Source: an optimization exercise on an open RTL-to-GDS flow (aim: small area, a short achievable clock period and few clock cycles). Production flows keep margins and buffers that such runs may drop.
At most, simulation tests tie the RTL to the original design; equivalence was not proved.
The series may have gaps, and a smaller design here may also do less where the tests do not look.
Function not checked in run 8: the RTL went through the layout flow alone.

## flow/design.v in outline (module list and top-level ports)
// module mod_mult_m_23: 3298 lines
// module mm_fa: 4 lines
// module mm_bpp: 3 lines
// module mm_ha: 4 lines
module mod_mult_m_23 (
  input  wire        clk,
  input  wire        rst,
  input  wire        in_valid,
  input  wire [22:0] input_data0,
  input  wire [22:0] input_data1,
  output wire        out_valid,
  output reg  [22:0] output_data
);
  // ...
==> flow/flow/run.sh <==
#!/bin/bash
# Own flow: the standard synthesis, then every combinational cell set to its
# smallest drive strength (timing repair upsizes where the margin needs it), then
# the standard layout with port buffers of the smallest buffer cell.
set -euo pipefail
bash standard.sh synth > synth.log 2>&1
R=orfs/results/sky130hd/mod_mult_m_23/base
cp $R/1_2_yosys.v 1_2_yosys.orig.v
python3 flow/downsize.py $R/1_2_yosys.v $FLOW_HOME/platforms/sky130hd/lib/sky130_fd_sc_hd__tt_025C_1v80.lib > downsize.log 2>&1
rm -f $R/1_synth.odb $R/1_synth.sdc
bash standard.sh "BUFFER_PORTS_ARGS=-buffer_cell sky130_fd_sc_hd__buf_1" finish > layout.log 2>&1
==> flow/flow/downsize.py <==
#!/usr/bin/env python3
"""Set every combinational cell of the synthesized netlist to its smallest drive
strength (same function and pins); timing repair later upsizes where needed.
Flip-flops and other sequential cells are left as synthesis made them.
usage: downsize.py NETLIST LIBERTY"""
import re, sys
net, lib = sys.argv[1], sys.argv[2]
lt = open(lib).read()
cells = set(re.findall(r'cell\s*\(\s*"?(sky130_fd_sc_hd__\w+?)"?\s*\)', lt))
seq = set(m for m in cells if re.search(r'__(df|dl|sdf|edf|sdl|lpflow|clk|probe|conb|tap|fill|decap|diode)', m))
txt = open(net).read()
count = {}
def repl(m):
    base, drv = m.group(1), m.group(2)
    full = base + '_' + drv
    if full in seq or base + '_1' in seq:
        return m.group(0)
    for small in ('0', '1'):
        cand = base + '_' + small
        if cand in cells and cand != full and int(small) < int(drv):
            count[full + '->' + cand] = count.get(full + '->' + cand, 0) + 1
            return cand + m.group(3)
    return m.group(0)
txt2 = re.sub(r'\b(sky130_fd_sc_hd__[a-z0-9]+?)_(\d+)(\s+[\\\w])', repl, txt)
open(net, 'w').write(txt2)
for k, v in sorted(count.items()):
    print(v, k)
==> flow/standard.sh <==
#!/bin/bash
# synth_recipe.tcl (not shown) runs the flow's synth.tcl, then flattens the netlist and writes it again
# the make line also repeats each setting of config.mk as NAME=value (left out here)
make -C /OpenROAD-flow-scripts/flow DESIGN_CONFIG=/design/flow/config.mk WORK_HOME=/design/flow/orfs CLKGATE_MAP_FILE= SYNTH_SCRIPT=/design/flow/synth_recipe.tcl "${@:-finish}"
==> flow/config.mk <==
export PLATFORM = sky130hd
export DESIGN_NAME = mod_mult_m_23
export DESIGN_NICKNAME = mod_mult_m_23
export VERILOG_FILES = /design/flow/design.v
export SDC_FILE = /design/flow/constraint.sdc
export NUM_CORES = 4
export LEC_CHECK = 0
export CAP_MARGIN = 20
export CORE_MARGIN = 2
export CORE_UTILIZATION = 50
export CTS_BUF_LIST = sky130_fd_sc_hd__clkbuf_4 sky130_fd_sc_hd__clkbuf_8
export SETUP_SLACK_MARGIN = 4.4
export SLEW_MARGIN = 20
export SYNTH_HIERARCHICAL = 1
==> flow/constraint.sdc <==
create_clock -name core_clock -period 7.5 [get_ports {clk}]
set_input_delay 1.5000 -clock core_clock [delete_from_list [all_inputs] [get_ports {clk}]]
set_output_delay 1.5000 -clock core_clock [all_outputs]
set_load 0.01 [all_outputs]
### M3 wires, run 1

Scale: 2 px per µm. Cells faint in the background.
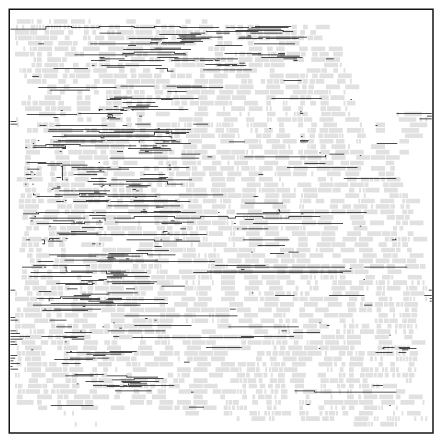
longest straight run: 74.5 µm
share of all routed wire: 8.8%
wire length on this layer: 5540 µm
nets with wire on the layer: 189

### Clock distribution, run 1

Scale: 3 px per µm.
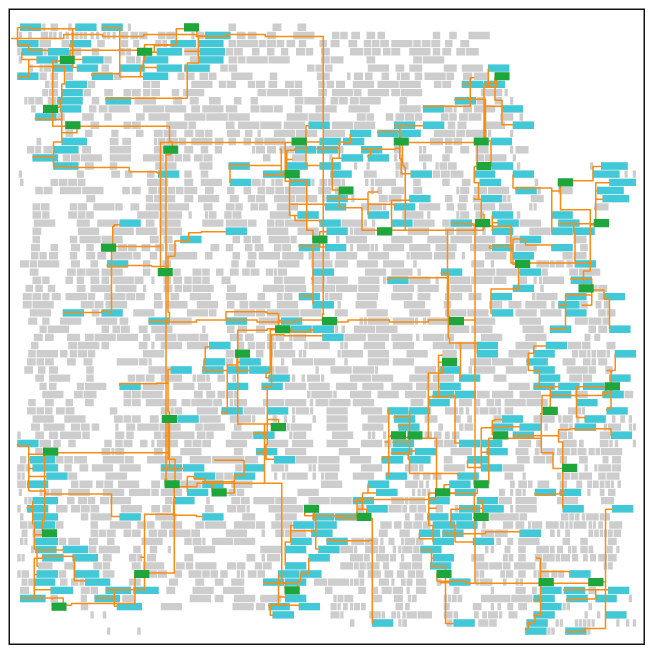
[orange] clock wires | length: 4370 µm
[cyan] flip-flops | count: 284
[green] clock-net drivers | count: 50
routed clock nets: 51
flops lie: widely spread

### Full-chip view from the flow's report step, run 1

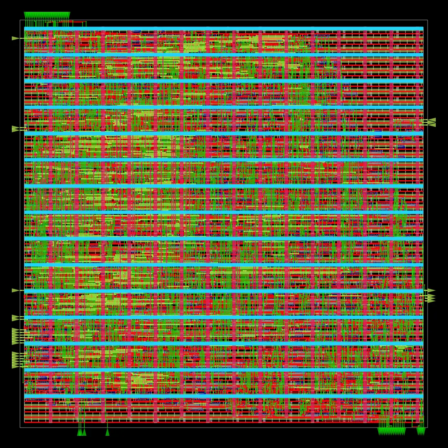
final instance area: 24100 µm²
Detailed Route WL: 63200 µm
die width: 211 µm
DIE AREA: 44600 µm²
Util after Layout: 0.572

==> impl_results.md, run 1 <==
- Status: complete, no violations
- Worst skew pair latency: 0.65 ns
- CP endpoint kind: flip-flop
- GR Overflow Total: 0
- Vias in the first global route: between 15k and 20k
- Setup bufs post-CTS: 0
- Worst-Margin Slew: 0.693 ns
- Seq. cell area: 5830 µm²
- Setup CP Type: reg -> reg
- Well Taps: 539
- Placed insts: 2414
- DRT Pass-1 Iters: 6
- CTS tree: yes
- Post-route setup TNS: 0 ns
- Antenna violations before repair: 0
- Routed wl met2: 30700 µm
- Worst Path Required: approximately 8.0 ns
- Post-DP Area: 22600 µm²
- Crit-path leading delay family: adder cells
- Clock slew at reported path FFs: 0.06 ns
- Peak Freq: around 0.33 GHz
- DR WL/cell: roughly 25 µm
- Worst Skew: between 0.02 and 0.03 ns
- Routability cong.: about 0.9
- Repair and plain buffers: 118
- Worst-path fanout max: 24
- Final-stage net count: 2474
- Port buffer count: 72
- FF+latch count: 284
- CTS Hold Bufs: 0
- Gr usage total: 0.287
- Mapped Area: about 21000 µm²
- ClkCell Share: 0.0473
- Number of clock sinks: 284
- Commonest cells after routing, fill and taps aside: fa_1, xnor2_1, dfxtp_1, a22oi_1, inv_1
- Post-Place Setup Slack: 3.90 ns
- WL met1: 24500 µm
- GR Util met1: 0.362
- Signal buf overhead: 0.0279
- Core Area: ~42000 µm²
- Slew Viols, Final: 0
- Avg Cell Area, Syn: 12.0 µm²
- Wire length on met3: 5540 µm
- RSZ-0062 raised after global routing: true
- Reg2reg setup slack: roughly 4.5 ns
- R2R depth: 7
- Final Non-Filler Cells: around 2.5k
- Worst min-delay path class: reg -> reg
- Clock root buffer: clkbuf_8
- #MultiIn Comb: 1345
- Hold path cells: 0
- Setup violators final: 0
- DRT iter0 DRCs: between 1k and 1.5k
- Filler instances: between 3k and 4k
- Min cycle time layout: between 3 and 4 ns
- # rows: 75
- Post-DP HPWL: 44400 µm
- Critical path depth: 7
- Largest net degree at the start of global routing: 30
- Seq area share: 0.242
- Invs w/o clock: 146
- Slowest cell on crit path: fa_1
- Worst hold slack: 0.352 ns
- Slew Limit Headroom: 0.538
- Layout cells sized above 1: 0.0907
- Num CTS Buffers: 50
- Worst Path Buf+Inv: 1
- Synth warn: 7
- Crit path arrival time: 3.56 ns
- Met3 Use GR: 0.0618
- I/O Pins: 73
- Crit path launch type: flip-flop
- Max-cap violations: 0
- GR Layer Usage met2: 0.477
- Multi-input combinational area share: 0.632
- Final hold violation count: 0
- Top cell by count, worst path: fa_1
- Vias: ~15k
- Antenna Cells: 0
- Antenna-violating nets left: 0
- Post-route DRC violation count: 0
- Global-route wire length before repair: approximately 94000 µm
- PnR worst setup slack: 4.46 ns
- Drt via density: 5.92
- Area of the multi-input gates: 15200 µm²
- Initial Utilization: 0.509
- Clock buf count: 74
- Post-CTS Resized: 46
- H-tree depth reported by CTS: 2
- CP cell instances: buf_4 -> a22o_1 -> ha_1 -> fa_1 -> fa_1 -> fa_1 -> fa_1
- Post-Syn Instances: 1785
- Post-synth net total: 2314
- Grt peak-use layer: met2
- Top class by area: multi-input gates
- Leading cell type in the layout, fill and taps excluded: fa_1
- Tcrit/Tclk final: 0.405
- Highest routed metal layer: met4
- CTS Buffer Depth: 3
- Area Overhead vs Synth: 12.4%
- Slowest stage delay, CP: around 0.45 ns
Testbench counts for the RTL of run 1, summed over its fixed seeds: cycles 24,040.
### Metal 4, run 1

Scale: 3 px per µm. Supply wires on this layer in grey.
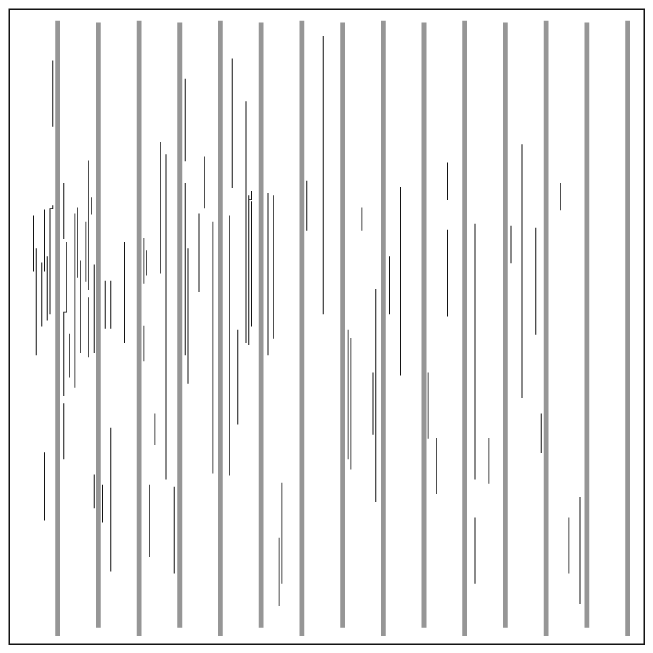

--- run 2 (diff from run 1) ---
--- a/flow/config.mk
+++ b/flow/config.mk
@@ -8,6 +8,5 @@
 export CAP_MARGIN = 20
 export CORE_MARGIN = 2
-export CORE_UTILIZATION = 50
-export CTS_BUF_LIST = sky130_fd_sc_hd__clkbuf_4 sky130_fd_sc_hd__clkbuf_8
+export CORE_UTILIZATION = 55
 export SETUP_SLACK_MARGIN = 4.4
 export SLEW_MARGIN = 20
### Metal 4, run 2

Scale: 3 px per µm. Supply wires on this layer in grey.
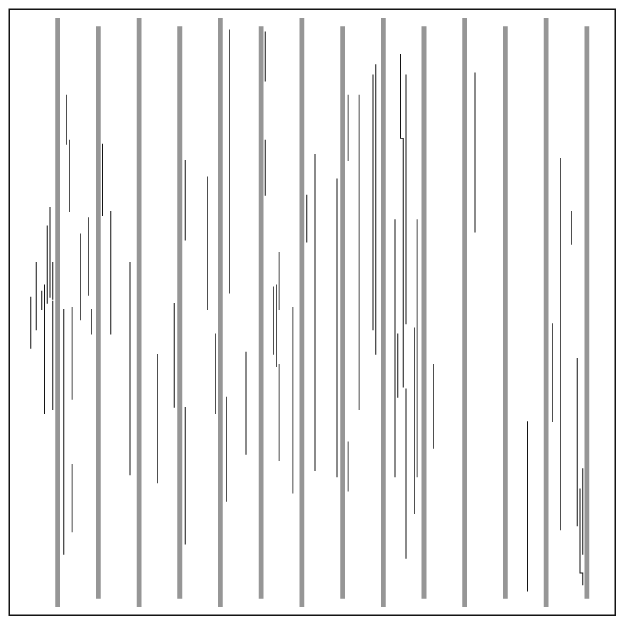
wire length on this layer: 2610 µm
longest straight run: 124 µm
main direction: vertical
share of all routed wire: 4.2%
nets with wire on the layer: 41

### Placement by cell class, run 2

Scale: 3 px per µm.
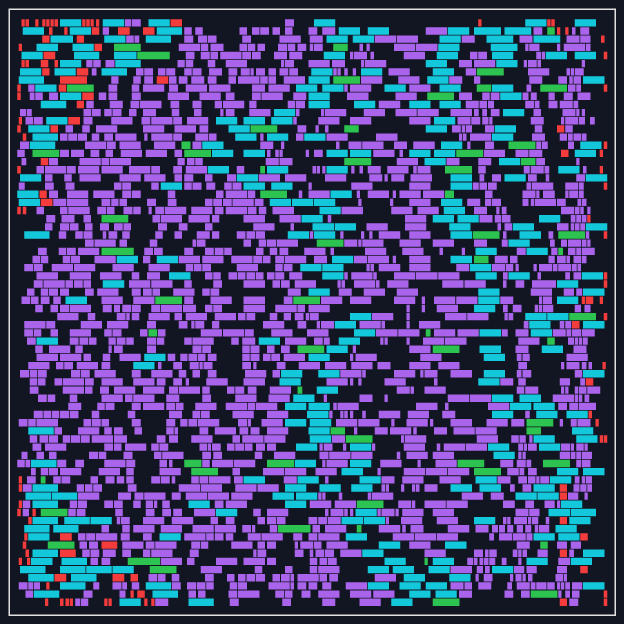
[red] remaining buffers and delay cells | cells: 112 | share of their area: 2.8%
[purple] remaining logic cells | cells: 1489 | share of their area: 67%
[green] clock drivers and dummy loads | cells: 61 | share of their area: 5.2%
[cyan] sequential cells | cells: 284 | share of their area: 25%
# rows: 72
final instance area: 24100 µm²
Seq area share: 0.242

==> impl_results.md, run 2 <==
- Worst Path Buf+Inv: 1
- Largest net degree at the start of global routing: 30
- Antenna Cells: 1
- Worst-path fanout max: 16
- Synth warn: 7
- GR Layer Usage met2: 0.526
- Layout cells sized above 1: 0.0730
- Slew Viols, Final: 0
- Detailed Route WL: 62500 µm
- Highest routed metal layer: met4
- Util after Layout: 0.624
- Slew Limit Headroom: 0.587
- Well Taps: 518
- GR Util met1: 0.392
- Post-synth net total: 2314
- Hold path cells: 0
- Clock root buffer: clkbuf_16
- CP endpoint kind: flip-flop
- Avg Cell Area, Syn: ~12 µm²
- Antenna-violating nets left: 0
- Area Overhead vs Synth: 12.2%
- DRT iter0 DRCs: 995
- Setup CP Type: reg -> reg
- Area of the multi-input gates: 15200 µm²
- FF+latch count: 284
- GR Overflow Total: 0
- DR WL/cell: 25.4 µm
- I/O Pins: 73
- Post-Syn Instances: 1785
- Placed insts: 2391
- Port buffer count: ~70
- Gr usage total: 0.314
- CP cell instances: buf_6 -> a22oi_1 -> xnor2_1 -> fa_1 -> fa_1 -> fa_1 -> fa_1
- Number of clock sinks: 284
- Crit-path leading delay family: adder cells
- Post-Place Setup Slack: 3.85 ns
- Repair and plain buffers: 112
- Setup violators final: 0
- Crit path launch type: flip-flop
- DIE AREA: ~41000 µm²
- CTS tree: yes
- Crit path arrival time: 3.47 ns
- Peak Freq: 0.327 GHz
- Invs w/o clock: about 150
- Global-route wire length before repair: 95100 µm
- Worst-Margin Slew: 0.620 ns
- Final-stage net count: 2451
- Num CTS Buffers: 35
- Met3 Use GR: 0.0680
- Commonest cells after routing, fill and taps aside: fa_1, xnor2_1, a22oi_1, dfxtp_1, inv_1
- Post-DP Area: 22600 µm²
- Post-CTS Resized: 51
- CTS Buffer Depth: 3
- Die width: 201 µm
- Min cycle time layout: 3.06 ns
- Post-route setup TNS: 0 ns
- Routability cong.: 0.906
- Setup bufs post-CTS: 1
- R2R depth: 7
- Vias: 14.7k
- Antenna violations before repair: 0
- Worst Skew: slightly above 0.02 ns
- Critical path depth: 7
- Slowest stage delay, CP: between 0.5 and 0.6 ns
- Vias in the first global route: 15.9k
- Initial Utilization: 0.556
- Worst min-delay path class: reg -> reg
- Signal buf overhead: 0.0269
- Multi-input combinational area share: 0.630
- Clock slew at reported path FFs: approximately 0.060 ns
- Slowest cell on crit path: fa_1
- H-tree depth reported by CTS: 2
- Post-route DRC violation count: 0
- CTS Hold Bufs: 0
- Worst Path Required: 7.91 ns
- Die height: 201 µm
- Seq. cell area: 5840 µm²
- PnR worst setup slack: 4.44 ns
- Core Area: 38600 µm²
- Filler instances: 3157
- #MultiIn Comb: 1343
- RSZ-0062 raised after global routing: true
- Leading cell type in the layout, fill and taps excluded: fa_1
- Routed wl met2: 30500 µm
- Clock buf count: 44
- Reg2reg setup slack: between 4 and 5 ns
- Max-cap violations: 0
- Worst skew pair latency: around 0.55 ns
- DRT Pass-1 Iters: 6
- WL met1: ~24000 µm
- Mapped Area: between 20000 and 25000 µm²
- Post-DP HPWL: 44500 µm
- Drt via density: approximately 6
- Worst hold slack: 0.349 ns
- Grt peak-use layer: met2
- Final hold violation count: 0
- Top class by area: multi-input gates
- Final Non-Filler Cells: approximately 2.5k
- ClkCell Share: 0.0505
- Status: complete, no violations
- Top cell by count, worst path: fa_1
- Tcrit/Tclk final: 0.407
- Wire length on met3: 4970 µm
### Clock distribution, run 2

Scale: 3 px per µm.
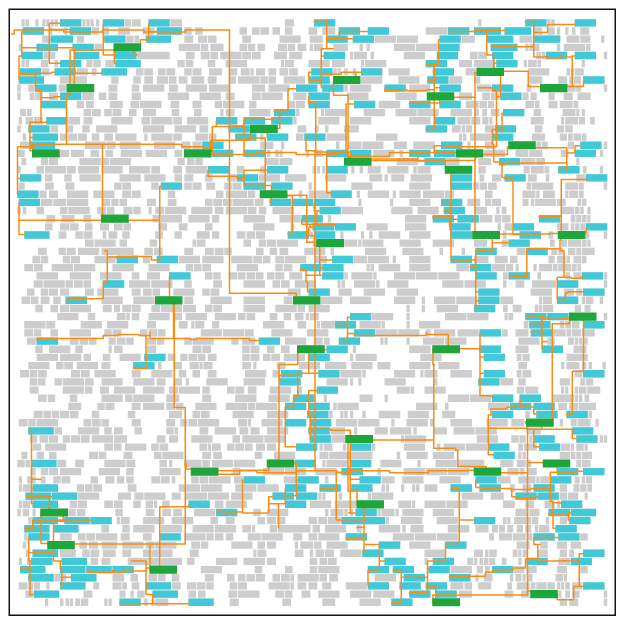

--- run 3 (diff from run 2) ---
--- a/flow/config.mk
+++ b/flow/config.mk
@@ -8,5 +8,5 @@
 export CAP_MARGIN = 20
 export CORE_MARGIN = 2
-export CORE_UTILIZATION = 55
+export CORE_UTILIZATION = 45
 export SETUP_SLACK_MARGIN = 4.4
 export SLEW_MARGIN = 20
### Clock distribution, run 3

Scale: 3 px per µm.
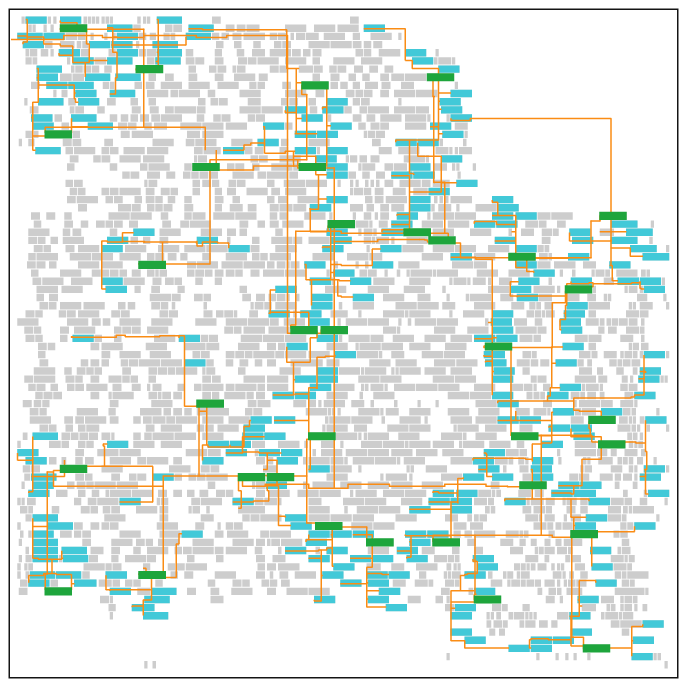
[green] clock-net drivers | count: 34
[cyan] flip-flops | count: 284
[orange] clock wires | length: 4060 µm
routed clock nets: 35
flops lie: widely spread
Worst Skew: 0.0212 ns
worst skew pair latency: 0.55 ns

### Full-chip view from the flow's report step, run 3

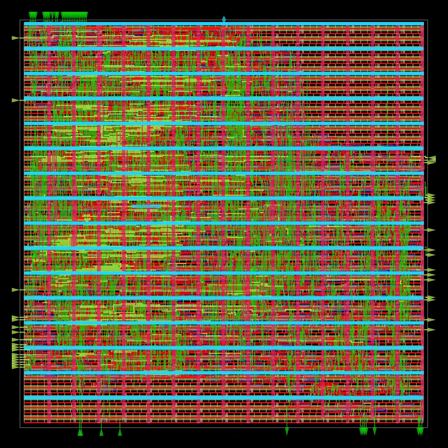
die width: 222 µm
I/O Pins: 73

==> impl_results.md, run 3 <==
- Status: complete, no violations
- Met3 Use GR: 0.0598
- Routability cong.: about 1
- Highest routed metal layer: met5
- DIE AREA: 49400 µm²
- Post-CTS Resized: 45
- Post-synth net total: 2314
- Post-Place Setup Slack: 3.91 ns
- Reg2reg setup slack: ~4.4 ns
- Largest net degree at the start of global routing: 30
- Global-route wire length before repair: around 94000 µm
- Final hold violation count: 0
- PnR worst setup slack: 4.43 ns
- Seq area share: 0.242
- Area of the multi-input gates: 15200 µm²
- Initial Utilization: 0.453
- Clock slew at reported path FFs: 0.06 ns
- DRT Pass-1 Iters: 8
- Grt peak-use layer: met2
- Post-DP HPWL: between 40000 and 50000 µm
- Min cycle time layout: 3.07 ns
- Slew Limit Headroom: 0.622
- Routed wl met2: between 20000 and 30000 µm
- GR Util met1: 0.315
- Leading cell type in the layout, fill and taps excluded: fa_1
- Num CTS Buffers: 34
- Worst Path Buf+Inv: 1
- Post-route DRC violation count: 0
- Post-route setup TNS: 0 ns
- CP cell instances: buf_4 -> a22oi_1 -> xnor2_1 -> fa_1 -> fa_1 -> fa_1 -> fa_1
- Util after Layout: 0.509
- Area Overhead vs Synth: 12.3%
- CP endpoint kind: flip-flop
- ClkCell Share: 0.0491
- Post-Syn Instances: 1785
- Top class by area: multi-input gates
- Repair and plain buffers: around 110
- Detailed Route WL: 60900 µm
- Number of clock sinks: about 280
- Seq. cell area: just under 6000 µm²
- Crit-path leading delay family: adder cells
- Well Taps: about 620
- Commonest cells after routing, fill and taps aside: fa_1, xnor2_1, a22oi_1, dfxtp_1, inv_1
- Clock root buffer: clkbuf_16
- Setup CP Type: reg -> reg
- Port buffer count: between 70 and 80
- Worst hold slack: 0.349 ns
- Worst-path fanout max: 23
- Signal buf overhead: 0.0232
- Slowest stage delay, CP: ~0.53 ns
- Max-cap violations: 0
- WL met1: roughly 24000 µm
- Hold path cells: 0
- GR Layer Usage met2: 0.418
- Antenna violations before repair: 1
- Slowest cell on crit path: fa_1
- Final instance area: 24100 µm²
- Setup bufs post-CTS: 0
- Peak Freq: 0.326 GHz
- Setup violators final: 0
- # rows: 80
- Post-DP Area: 22700 µm²
- Tcrit/Tclk final: 0.410
- Slew Viols, Final: 0
- Multi-input combinational area share: 0.631
- Worst-Margin Slew: about 0.57 ns
- Vias: 14.6k
- Antenna-violating nets left: 0
- Layout cells sized above 1: 0.0690
- CTS Buffer Depth: 3
- Crit path arrival time: 3.50 ns
- Gr usage total: 0.250
- Core Area: 47300 µm²
- Invs w/o clock: around 150
- FF+latch count: about 280
- CTS tree: yes
- Critical path depth: 7
- CTS Hold Bufs: 0
- Drt via density: 5.70
- Worst min-delay path class: reg -> reg
### M3 wires, run 3

Scale: 2 px per µm. Cells faint in the background.
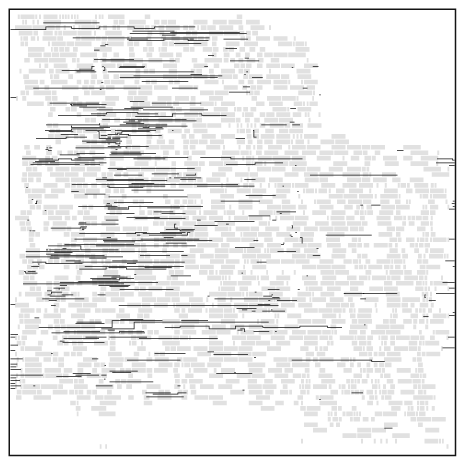

--- run 4 (diff from run 3) ---
--- a/flow/config.mk
+++ b/flow/config.mk
@@ -8,5 +8,5 @@
 export CAP_MARGIN = 20
 export CORE_MARGIN = 2
-export CORE_UTILIZATION = 45
+export CORE_UTILIZATION = 50
 export SETUP_SLACK_MARGIN = 4.4
 export SLEW_MARGIN = 20
### M3 wires, run 4

Scale: 2 px per µm. Cells faint in the background.
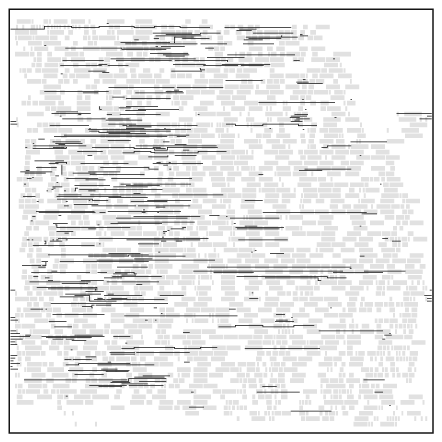
wire length on this layer: 5350 µm
nets with wire on the layer: 183

==> impl_results.md, run 4 <==
- Status: complete, no violations
- R2R depth: 7
- Global-route wire length before repair: 94000 µm
- Crit path arrival time: approximately 3.5 ns
- Gr usage total: 0.286
- GR Layer Usage met2: 0.475
- CTS Buffer Depth: 3
- #MultiIn Comb: 1345
- Worst skew pair latency: between 0.5 and 0.6 ns
- Die width: 211 µm
- Core Area: 42100 µm²
- Area of the multi-input gates: around 15000 µm²
- Repair and plain buffers: 116
- I/O Pins: between 70 and 80
- Clock buf count: 46
- Synth warn: 7
- Slowest cell on crit path: fa_1
- Tcrit/Tclk final: 0.407
- Routability cong.: 0.926
- Post-Syn Instances: 1785
- Signal buf overhead: 0.0266
- Worst Skew: 0.0315 ns
- Peak Freq: 0.327 GHz
- Min cycle time layout: around 3 ns
- Number of clock sinks: 284
- Seq area share: 0.242
- Setup bufs post-CTS: 0
- Routed wl met2: 30500 µm
- Area Overhead vs Synth: 12.4%
- Clock slew at reported path FFs: 0.06 ns
- Critical path depth: 7
- Worst Path Buf+Inv: 1
- Worst hold slack: around 0.35 ns
- CP endpoint kind: flip-flop
- CTS tree: yes
- Final Non-Filler Cells: 2493
- Seq. cell area: roughly 5800 µm²
- Post-DP Area: about 23000 µm²
- Num CTS Buffers: 36
- Mapped Area: 21500 µm²
- WL met1: approximately 25000 µm
- FF+latch count: 284
- Top cell by count, worst path: fa_1
- Final-stage net count: 2458
- Clock root buffer: clkbuf_16
- Avg Cell Area, Syn: 12.0 µm²
- Worst-path fanout max: 24
- CP cell instances: buf_4 -> a22oi_1 -> xnor2_1 -> fa_1 -> fa_1 -> fa_1 -> fa_1
- DR WL/cell: 25.2 µm
- Commonest cells after routing, fill and taps aside: fa_1, xnor2_1, dfxtp_1, a22oi_1, inv_1
- Multi-input combinational area share: 0.632
- DIE AREA: 44600 µm²
- Largest net degree at the start of global routing: 30
- # rows: 75
- Hold path cells: 0
- Layout cells sized above 1: 0.0742
- Wire length on met3: 5350 µm
- Post-synth net total: 2314
- DRT iter0 DRCs: 1293
- Highest routed metal layer: met4
- Post-route setup TNS: 0 ns
- Slew Limit Headroom: 0.559
- Worst Path Required: approximately 8 ns
- Slowest stage delay, CP: 0.51 ns
- Util after Layout: 0.572
- Setup violators final: 0
- Filler instances: 3505
- Leading cell type in the layout, fill and taps excluded: fa_1
- Antenna violations before repair: 0
- Placed insts: 2414
- Post-CTS Resized: 46
- Antenna Cells: 0
- CTS Hold Bufs: 0
- Top class by area: multi-input gates
- Met3 Use GR: 0.0654
- Max-cap violations: 0
- Crit path launch type: flip-flop
### Metal 4, run 4

Scale: 3 px per µm. Supply wires on this layer in grey.
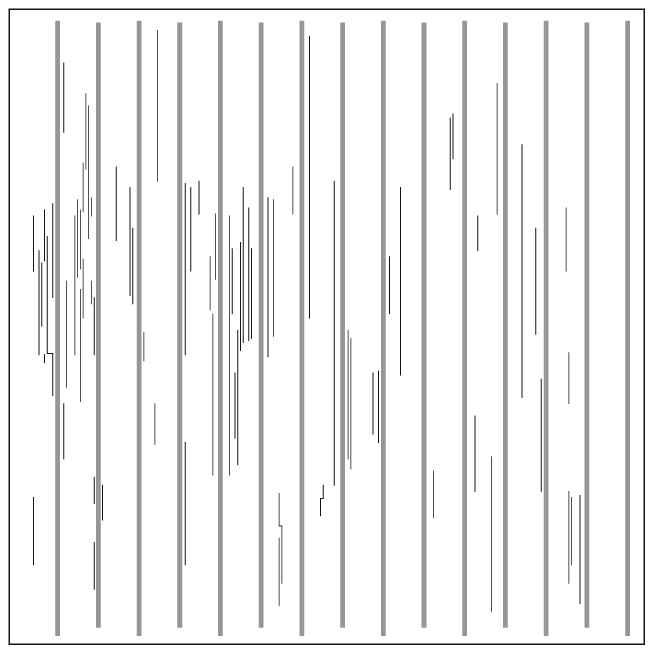
Detailed Route WL: 62700 µm
Vias: 14.9k

### Clock distribution, run 4

Scale: 3 px per µm.
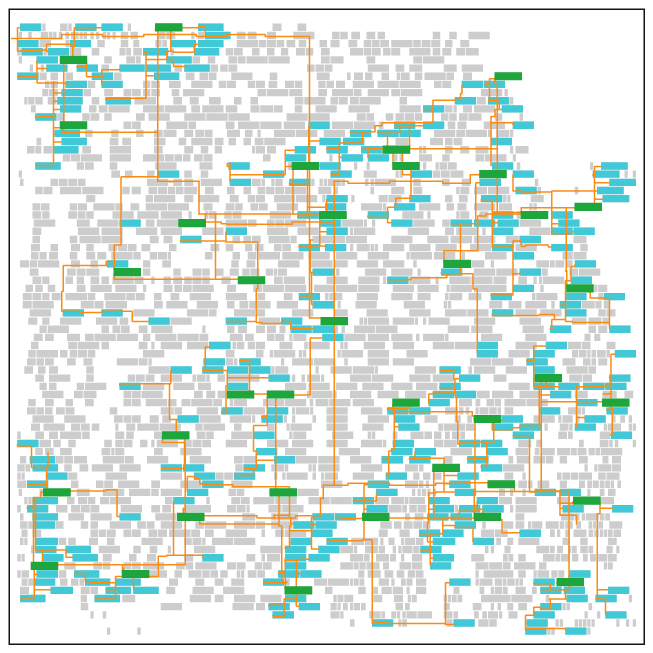

--- run 5 (diff from run 4) ---
--- a/flow/config.mk
+++ b/flow/config.mk
@@ -6,8 +6,9 @@
 export NUM_CORES = 4
 export LEC_CHECK = 0
-export CAP_MARGIN = 20
+export CAP_MARGIN = 5
 export CORE_MARGIN = 2
 export CORE_UTILIZATION = 50
+export GPL_ROUTABILITY_DRIVEN = 0
 export SETUP_SLACK_MARGIN = 4.4
-export SLEW_MARGIN = 20
+export SLEW_MARGIN = 5
 export SYNTH_HIERARCHICAL = 1
### Clock distribution, run 5

Scale: 3 px per µm.
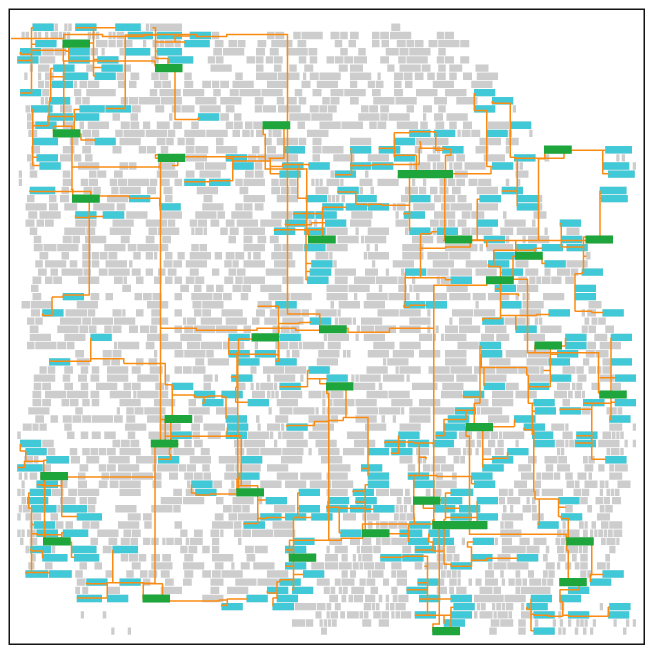
[green] clock-net drivers | count: 34
[cyan] flip-flops | count: 284
[orange] clock wires | length: 3940 µm
flops lie: widely spread
routed clock nets: 35

### Full-chip view from the flow's report step, run 5

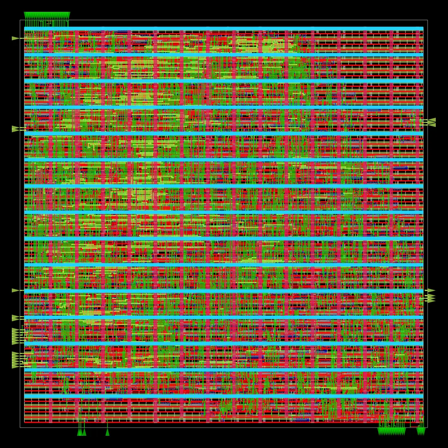
# rows: 75
die width: 211 µm
Final Non-Filler Cells: 2493
final instance area: 24100 µm²

==> impl_results.md, run 5 <==
- Slew Limit Headroom: 0.530
- R2R depth: 7
- Peak Freq: about 0.33 GHz
- Crit-path leading delay family: adder cells
- Worst-path fanout max: 23
- GR Overflow Total: 0
- Routed wl met2: just over 30000 µm
- Seq area share: 0.241
- Avg Cell Area, Syn: 12.0 µm²
- ClkCell Share: 0.0488
- GR Layer Usage met2: 0.475
- Post-CTS Resized: 38
- Initial Utilization: 0.509
- Vias in the first global route: 15.9k
- H-tree depth reported by CTS: 2
- Antenna violations before repair: 0
- Well Taps: around 540
- Seq. cell area: 5810 µm²
- DRT Pass-1 Iters: 7
- I/O Pins: 73
- Slew Viols, Final: 0
- FF+latch count: 284
- Post-Syn Instances: between 1.5k and 2k
- Crit path launch type: flip-flop
- Worst Path Buf+Inv: 1
- Signal buf overhead: 0.0287
- Wire length on met3: 4980 µm
- Post-Place Setup Slack: ~3.7 ns
- Post-synth net total: 2314
- Detailed Route WL: approximately 63000 µm
- Final-stage net count: 2457
- Filler instances: 3589
- Worst Path Required: 7.92 ns
- Post-DP HPWL: between 40000 and 50000 µm
- CTS Hold Bufs: 0
- Final hold violation count: 0
- Antenna Cells: 1
- Setup violators final: 0
- DR WL/cell: about 25 µm
- Num CTS Buffers: 34
- Status: complete, no violations
- Hold path cells: 0
- Repair and plain buffers: 118
- Worst min-delay path class: reg -> reg
- Worst Skew: 0.0148 ns
- Placed insts: 2420
- Clock buf count: 46
- Multi-input combinational area share: 0.631
- #MultiIn Comb: 1344
- Core Area: between 40000 and 50000 µm²
- Setup CP Type: reg -> reg
- Synth warn: 7
- Post-route DRC violation count: 0
- Vias: 14.9k
- Slowest cell on crit path: fa_1
- Met3 Use GR: 0.0504
- Slowest stage delay, CP: 0.48 ns
- Global-route wire length before repair: 94900 µm
- Number of clock sinks: 284
- Critical path depth: 7
- Largest net degree at the start of global routing: 30
- Clock root buffer: clkbuf_16
- Worst-Margin Slew: 0.703 ns
- Post-route setup TNS: 0 ns
- Setup bufs post-CTS: 0
- Top class by area: multi-input gates
- Top cell by count, worst path: fa_1
- Worst hold slack: approximately 0.36 ns
- Commonest cells after routing, fill and taps aside: fa_1, xnor2_1, dfxtp_1, a22oi_1, inv_1
- CTS tree: yes
- Util after Layout: 0.573
- Min cycle time layout: 3.04 ns
- Clock slew at reported path FFs: about 0.060 ns
- Leading cell type in the layout, fill and taps excluded: fa_1
- Highest routed metal layer: met4
- Gr usage total: 0.286
- CP cell instances: buf_4 -> a22o_1 -> ha_1 -> fa_1 -> fa_1 -> fa_1 -> fa_1
- Antenna-violating nets left: 0
- Tcrit/Tclk final: 0.406
- CTS Buffer Depth: 3
- Post-DP Area: between 20000 and 25000 µm²
- Invs w/o clock: 146
- Area Overhead vs Synth: 12.5%
- PnR worst setup slack: 4.46 ns
- DIE AREA: around 45000 µm²
- WL met1: around 25000 µm
- Mapped Area: between 20000 and 25000 µm²
- GR Util met1: 0.378
- Port buffer count: 72
- Max-cap violations: 0
- Grt peak-use layer: met2
- Drt via density: ~6.0
- CP endpoint kind: flip-flop
- Reg2reg setup slack: 4.46 ns
- Worst skew pair latency: approximately 0.55 ns
- Area of the multi-input gates: 15200 µm²
- DRT iter0 DRCs: 1382
- Crit path arrival time: 3.46 ns
- RSZ-0062 raised after global routing: false
- Layout cells sized above 1: 0.0717
### M3 wires, run 5

Scale: 2 px per µm. Cells faint in the background.
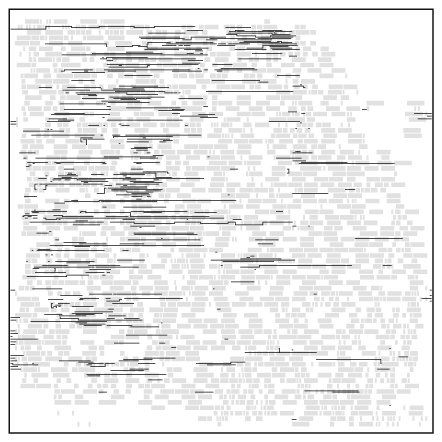

--- run 6 (diff from run 5) ---
--- a/flow/config.mk
+++ b/flow/config.mk
@@ -9,5 +9,4 @@
 export CORE_MARGIN = 2
 export CORE_UTILIZATION = 50
-export GPL_ROUTABILITY_DRIVEN = 0
 export SETUP_SLACK_MARGIN = 4.4
 export SLEW_MARGIN = 5
### M3 wires, run 6

Scale: 2 px per µm. Cells faint in the background.
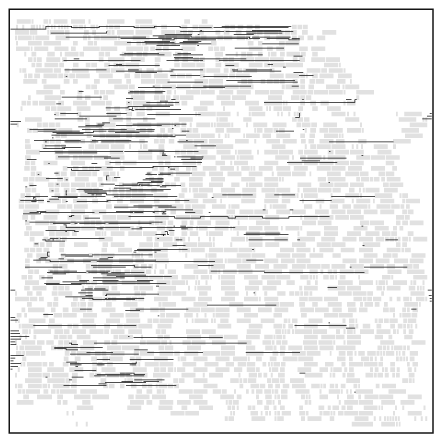
main direction: horizontal
wire length on this layer: 5180 µm
nets with wire on the layer: 177
longest straight run: 76.1 µm
share of all routed wire: 8.3%
met3 Use GR: 0.0555
Detailed Route WL: 62100 µm
Vias: 14.7k

==> impl_results.md, run 6 <==
- Worst Path Buf+Inv: 1
- Wire length on met3: 5180 µm
- Post-route DRC violation count: 0
- Core Area: 42100 µm²
- Largest net degree at the start of global routing: 30
- WL met1: about 25000 µm
- Gr usage total: 0.284
- CTS tree: yes
- Worst min-delay path class: reg -> reg
- Slew Viols, Final: 0
- Slowest stage delay, CP: about 0.45 ns
- ClkCell Share: 0.0458
- Setup bufs post-CTS: 0
- #MultiIn Comb: about 1.3k
- Final-stage net count: between 2k and 2.5k
- Filler instances: 3560
- Antenna Cells: 0
- Worst Path Required: just under 8 ns
- Final Non-Filler Cells: ~2.5k
- Drt via density: 5.92
- Synth warn: 7
- Worst Skew: roughly 0.022 ns
- R2R depth: 7
- GR Overflow Total: 0
- Clock buf count: 47
- Post-Syn Instances: 1785
- CTS Buffer Depth: 3
- Crit path launch type: flip-flop
- Area of the multi-input gates: 15200 µm²
- Routed wl met2: ~30000 µm
- DRT iter0 DRCs: 1330
- Seq. cell area: 5830 µm²
- Num CTS Buffers: 35
- H-tree depth reported by CTS: 2
- Post-CTS Resized: 48
- GR Layer Usage met2: 0.473
- Status: complete, no violations
- Initial Utilization: 0.509
- Peak Freq: 0.327 GHz
- Post-route setup TNS: 0 ns
- Well Taps: about 540
- Worst hold slack: 0.351 ns
- DR WL/cell: approximately 25 µm
- Placed insts: between 2k and 2.5k
- Die width: 211 µm
- Crit-path leading delay family: adder cells
- Slowest cell on crit path: fa_1
- Worst skew pair latency: ~0.55 ns
- Top class by area: multi-input gates
- Invs w/o clock: 146
- Area Overhead vs Synth: 11.8%
- Repair and plain buffers: 113
- Routability cong.: 0.926
### Full-chip view from the flow's report step, run 6

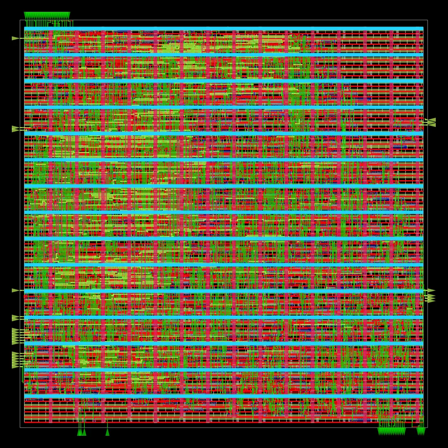
Util after Layout: 0.569
final instance area: 24000 µm²
die height: 211 µm

### Placement by cell class, run 6

Scale: 3 px per µm.
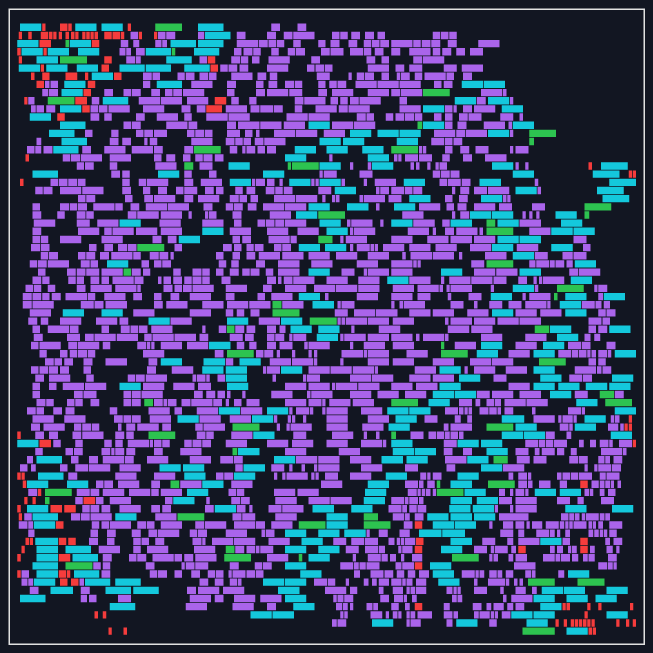

--- run 7 (diff from run 6) ---
--- a/flow/config.mk
+++ b/flow/config.mk
@@ -9,4 +9,5 @@
 export CORE_MARGIN = 2
 export CORE_UTILIZATION = 50
+export CTS_BUF_LIST = sky130_fd_sc_hd__clkbuf_4 sky130_fd_sc_hd__clkbuf_8
 export SETUP_SLACK_MARGIN = 4.4
 export SLEW_MARGIN = 5
### Placement by cell class, run 7

Scale: 3 px per µm.
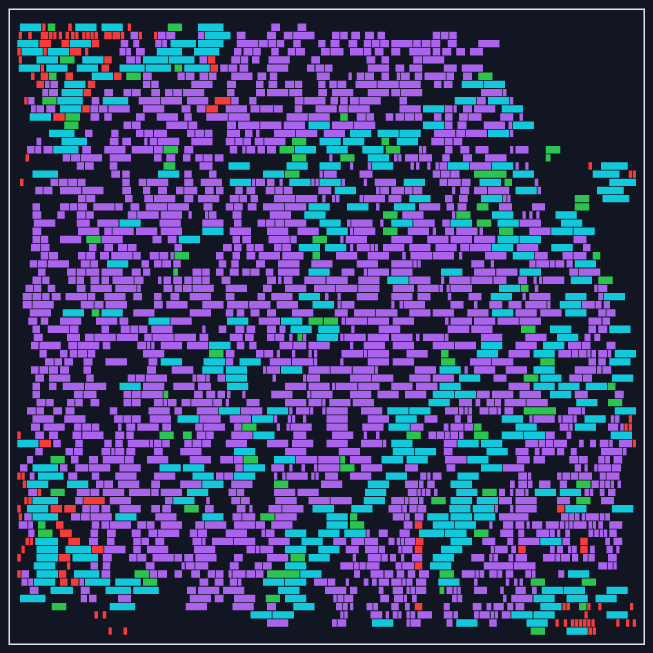
Util after Layout: 0.570
final instance area: 24000 µm²
Core Area: 42100 µm²
Seq area share: 0.243

### Metal 4, run 7

Scale: 3 px per µm. Supply wires on this layer in grey.
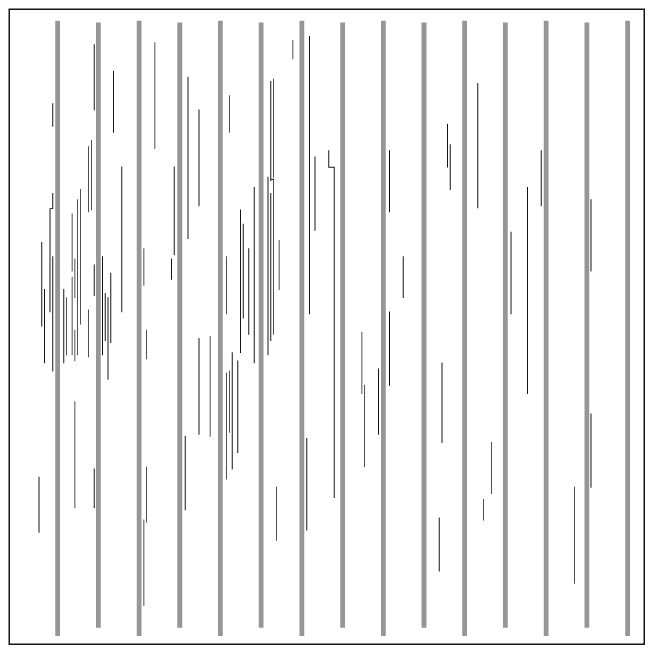
nets with wire on the layer: 45
share of all routed wire: 3.7%
Detailed Route WL: 62800 µm
Vias: 14.9k

==> impl_results.md, run 7 <==
- Antenna Cells: 0
- Area of the multi-input gates: 15200 µm²
- Drt via density: 5.93
- Filler instances: 3581
- CTS tree: yes
- Setup bufs post-CTS: 0
- PnR worst setup slack: 4.44 ns
- RSZ-0062 raised after global routing: false
- Mapped Area: 21500 µm²
- Worst-Margin Slew: approximately 0.65 ns
- Initial Utilization: 0.509
- Post-route setup TNS: 0 ns
- Clock root buffer: clkbuf_8
- Post-route DRC violation count: 0
- Global-route wire length before repair: 95400 µm
- GR Overflow Total: 0
- Setup CP Type: reg -> reg
- Highest routed metal layer: met4
- Routability cong.: 0.926
- Area Overhead vs Synth: 12.0%
- Slowest cell on crit path: fa_1
- FF+latch count: 284
- Well Taps: 539
- Synth warn: 7
- Worst min-delay path class: reg -> reg
- Post-Syn Instances: 1785
- Gr usage total: 0.288
- Worst-path fanout max: 24
- #MultiIn Comb: 1344
- DR WL/cell: between 20 and 25 µm
- Worst Path Required: roughly 8.0 ns
- Crit path arrival time: 3.55 ns
- Multi-input combinational area share: 0.633
- Slowest stage delay, CP: 0.51 ns
- CTS Buffer Depth: 3
- Signal buf overhead: 0.0269
- Top class by area: multi-input gates
- DRT Pass-1 Iters: 8
- Post-CTS Resized: 46
- Die height: 211 µm
- Critical path depth: 7
- Antenna violations before repair: 0
- Layout cells sized above 1: 0.0875
- Antenna-violating nets left: 0
- ClkCell Share: 0.0462
- Repair and plain buffers: 114
- CTS Hold Bufs: 0
- DIE AREA: 44600 µm²
- Post-Place Setup Slack: 3.69 ns
- Worst skew pair latency: 0.65 ns
- Min cycle time layout: 3.06 ns
- Top cell by count, worst path: fa_1
- Worst hold slack: 0.346 ns
- Grt peak-use layer: met2
- Reg2reg setup slack: 4.44 ns
- Status: complete, no violations
- Placed insts: ~2.4k
- Post-synth net total: around 2.3k
- # rows: 75
- Seq. cell area: between 5000 and 6000 µm²
- Routed wl met2: 30400 µm
- Worst Path Buf+Inv: 1
- Crit path launch type: flip-flop
- Worst Skew: 0.0369 ns
- Clock slew at reported path FFs: 0.06 ns
- Port buffer count: 72
- CP cell instances: buf_4 -> a22oi_1 -> xnor2_1 -> fa_1 -> fa_1 -> fa_1 -> fa_1
- Slew Limit Headroom: 0.564
- Post-DP HPWL: 44400 µm
- Wire length on met3: 5290 µm
- Max-cap violations: 0
- Met3 Use GR: 0.0611
- I/O Pins: 73
- Leading cell type in the layout, fill and taps excluded: fa_1
- GR Util met1: 0.370
- Hold path cells: 0
- Invs w/o clock: 146
- Tcrit/Tclk final: 0.408
- H-tree depth reported by CTS: 2
- Clock buf count: 75
- Die width: ~210 µm
- Peak Freq: approximately 0.33 GHz
- Num CTS Buffers: 50
- Setup violators final: 0
- WL met1: 24800 µm
### Full-chip view from the flow's report step, run 7

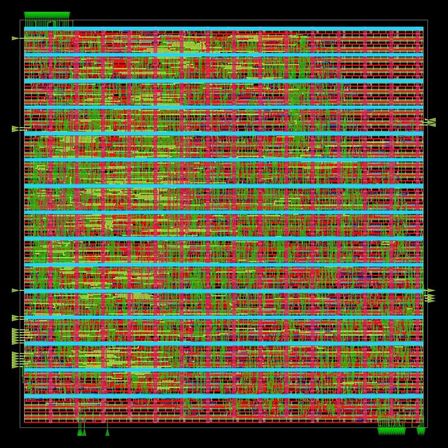

## Run 8: large edit since run 7, in outline
flow/design.v: 3309 -> 3378 lines; modules unchanged: 3
  mod_mult_m_23: edited, 3298 -> 3367 lines
==> flow/run.sh (new file) <==
#!/bin/bash
# synth_recipe.tcl (not shown) runs the flow's synth.tcl, then flattens the netlist and writes it again
# the make line also repeats each setting of config.mk as NAME=value (left out here)
make -C /OpenROAD-flow-scripts/flow DESIGN_CONFIG=/design/flow/config.mk WORK_HOME=/design/flow/orfs CLKGATE_MAP_FILE= SYNTH_SCRIPT=/design/flow/synth_recipe.tcl finish
==> flow/config.mk (replaced) <==
export PLATFORM = sky130hd
export DESIGN_NAME = mod_mult_m_23
export DESIGN_NICKNAME = mod_mult_m_23
export VERILOG_FILES = /design/flow/design.v
export SDC_FILE = /design/flow/constraint.sdc
export NUM_CORES = 4
export LEC_CHECK = 0
export CAP_MARGIN = 20
export CORE_MARGIN = 2
export CORE_UTILIZATION = 50
export SETUP_SLACK_MARGIN = 4.2
export SLEW_MARGIN = 20
export SYNTH_HIERARCHICAL = 1
removed: flow/flow/run.sh
removed: flow/flow/downsize.py
removed: flow/standard.sh
### Full-chip view from the flow's report step, run 8

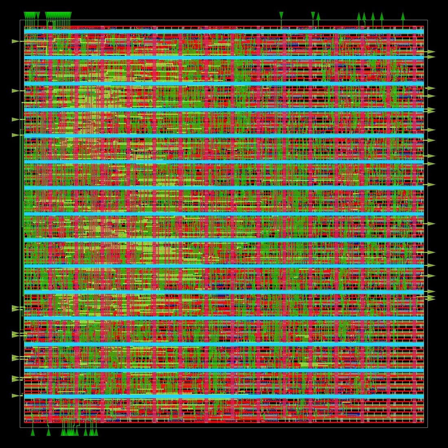
# rows: 76
Util after Layout: 0.640
Detailed Route WL: 73500 µm
Final Non-Filler Cells: 2622
die width: 213 µm

==> impl_results.md, run 8 <==
- Status: complete, no violations
- Highest routed metal layer: met4
- Routed wl met2: 36000 µm
- Area Overhead vs Synth: 26.4%
- CTS Hold Bufs: 0
- Worst-Margin Slew: between 0.6 and 0.7 ns
- Clock buf count: 38
- Final-stage net count: roughly 2.5k
- Seq area share: 0.202
- Leading cell type in the layout, fill and taps excluded: fa_1
- #MultiIn Comb: between 1k and 1.5k
- Mapped Area: ~22000 µm²
- DRT iter0 DRCs: around 1.3k
- Invs w/o clock: 121
- Signal buf overhead: 0.120
- Met3 Use GR: 0.0521
- Reg2reg setup slack: 3.92 ns
- Tcrit/Tclk final: 0.477
- CTS Buffer Depth: 3
- Post-Syn Instances: 1696
- Clock slew at reported path FFs: 0.07 ns
- H-tree depth reported by CTS: 1
- Core Area: approximately 43000 µm²
- Worst-path fanout max: 7
- Commonest cells after routing, fill and taps aside: fa_1, xnor2_1, a22oi_2, dfxtp_1, buf_4
- DRT Pass-1 Iters: 5
- Max-cap violations: 0
- Post-CTS Resized: 52
- Routability cong.: 0.936
- Setup bufs post-CTS: 153
- Hold path cells: 0
- CP cell instances: buf_8 -> a22oi_2 -> xnor2_2 -> fa_2 -> fa_2 -> fa_2 -> fa_2 -> fa_2
- Num CTS Buffers: 31
- Crit-path leading delay family: adder cells
- Initial Utilization: 0.506
- CP endpoint kind: flip-flop
- FF+latch count: 267
- Setup CP Type: reg -> reg
- Drt via density: 5.79
- GR Layer Usage met2: 0.561
- Worst hold slack: 0.349 ns
- Filler instances: 3283
- WL met1: 26900 µm
- Slowest cell on crit path: fa_2
- Peak Freq: 0.279 GHz
- Critical path depth: 8
- Post-DP Area: between 20000 and 25000 µm²
- Post-route setup TNS: 0 ns
- Grt peak-use layer: met2
- Layout cells sized above 1: 0.341
- Post-DP HPWL: between 40000 and 50000 µm
- Post-route DRC violation count: 0
- I/O Pins: between 70 and 80
- ClkCell Share: 0.0390
- Final instance area: 27500 µm²
- Port buffer count: 72
- Worst Path Required: around 8 ns
- Setup violators final: 0
- GR Overflow Total: 0
- Slowest stage delay, CP: 0.66 ns
- Antenna violations before repair: 1
- Global-route wire length before repair: approximately 110000 µm
- R2R depth: 8
- Antenna-violating nets left: 0
- Top cell by count, worst path: fa_2
- Crit path arrival time: 4.10 ns
- Worst Path Buf+Inv: 1
- DIE AREA: 45300 µm²
- Number of clock sinks: approximately 270
### M3 wires, run 8

Scale: 2 px per µm. Cells faint in the background.
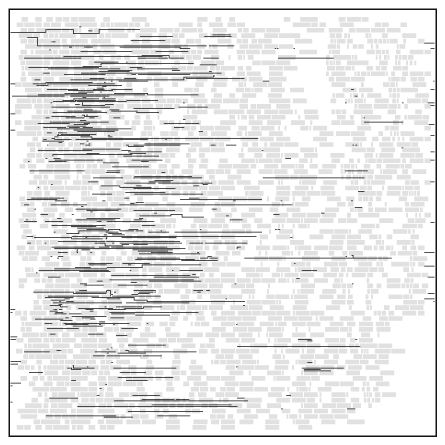
share of all routed wire: 7.7%
longest straight run: 92.0 µm
wire length on this layer: 5640 µm
nets with wire on the layer: 249
main direction: horizontal

-- afterwards: timing with drivers on the ports --
The results above use ideal ports. As a check the final layouts listed here were re-extracted and re-timed, cells and wires unchanged. Step 1: set_driving_cell puts a clkbuf_16 on clk and a buf_2 on each other input, an assumption about the parent block. Step 2 also shifts input and output timing later by t, the mid clock arrival at the registers, as if the neighbouring blocks saw the same clock. Three values: no drivers, after step 1, after step 2; two values: the first two.
run	t, ns	slack for setup (ns)	latest minus earliest clock arrival (ns)
run 1	0.692	4.464 / 4.464 / 4.464	0.032 / 0.032
run 2	0.599	4.445 / 4.445 / 4.445	0.023 / 0.023
run 3	0.599	4.429 / 4.429 / 4.429	0.022 / 0.023
run 4	0.601	4.446 / 4.446 / 4.446	0.035 / 0.036
run 5	0.597	4.458 / 4.458 / 4.458	0.015 / 0.015
run 6	0.599	4.441 / 4.441 / 4.441	0.023 / 0.023
run 7	0.690	4.437 / 4.437 / 4.437	0.037 / 0.038
run 8	0.631	3.921 / 3.921 / 3.921	0.015 / 0.014
After both steps every run listed still meets setup and hold.
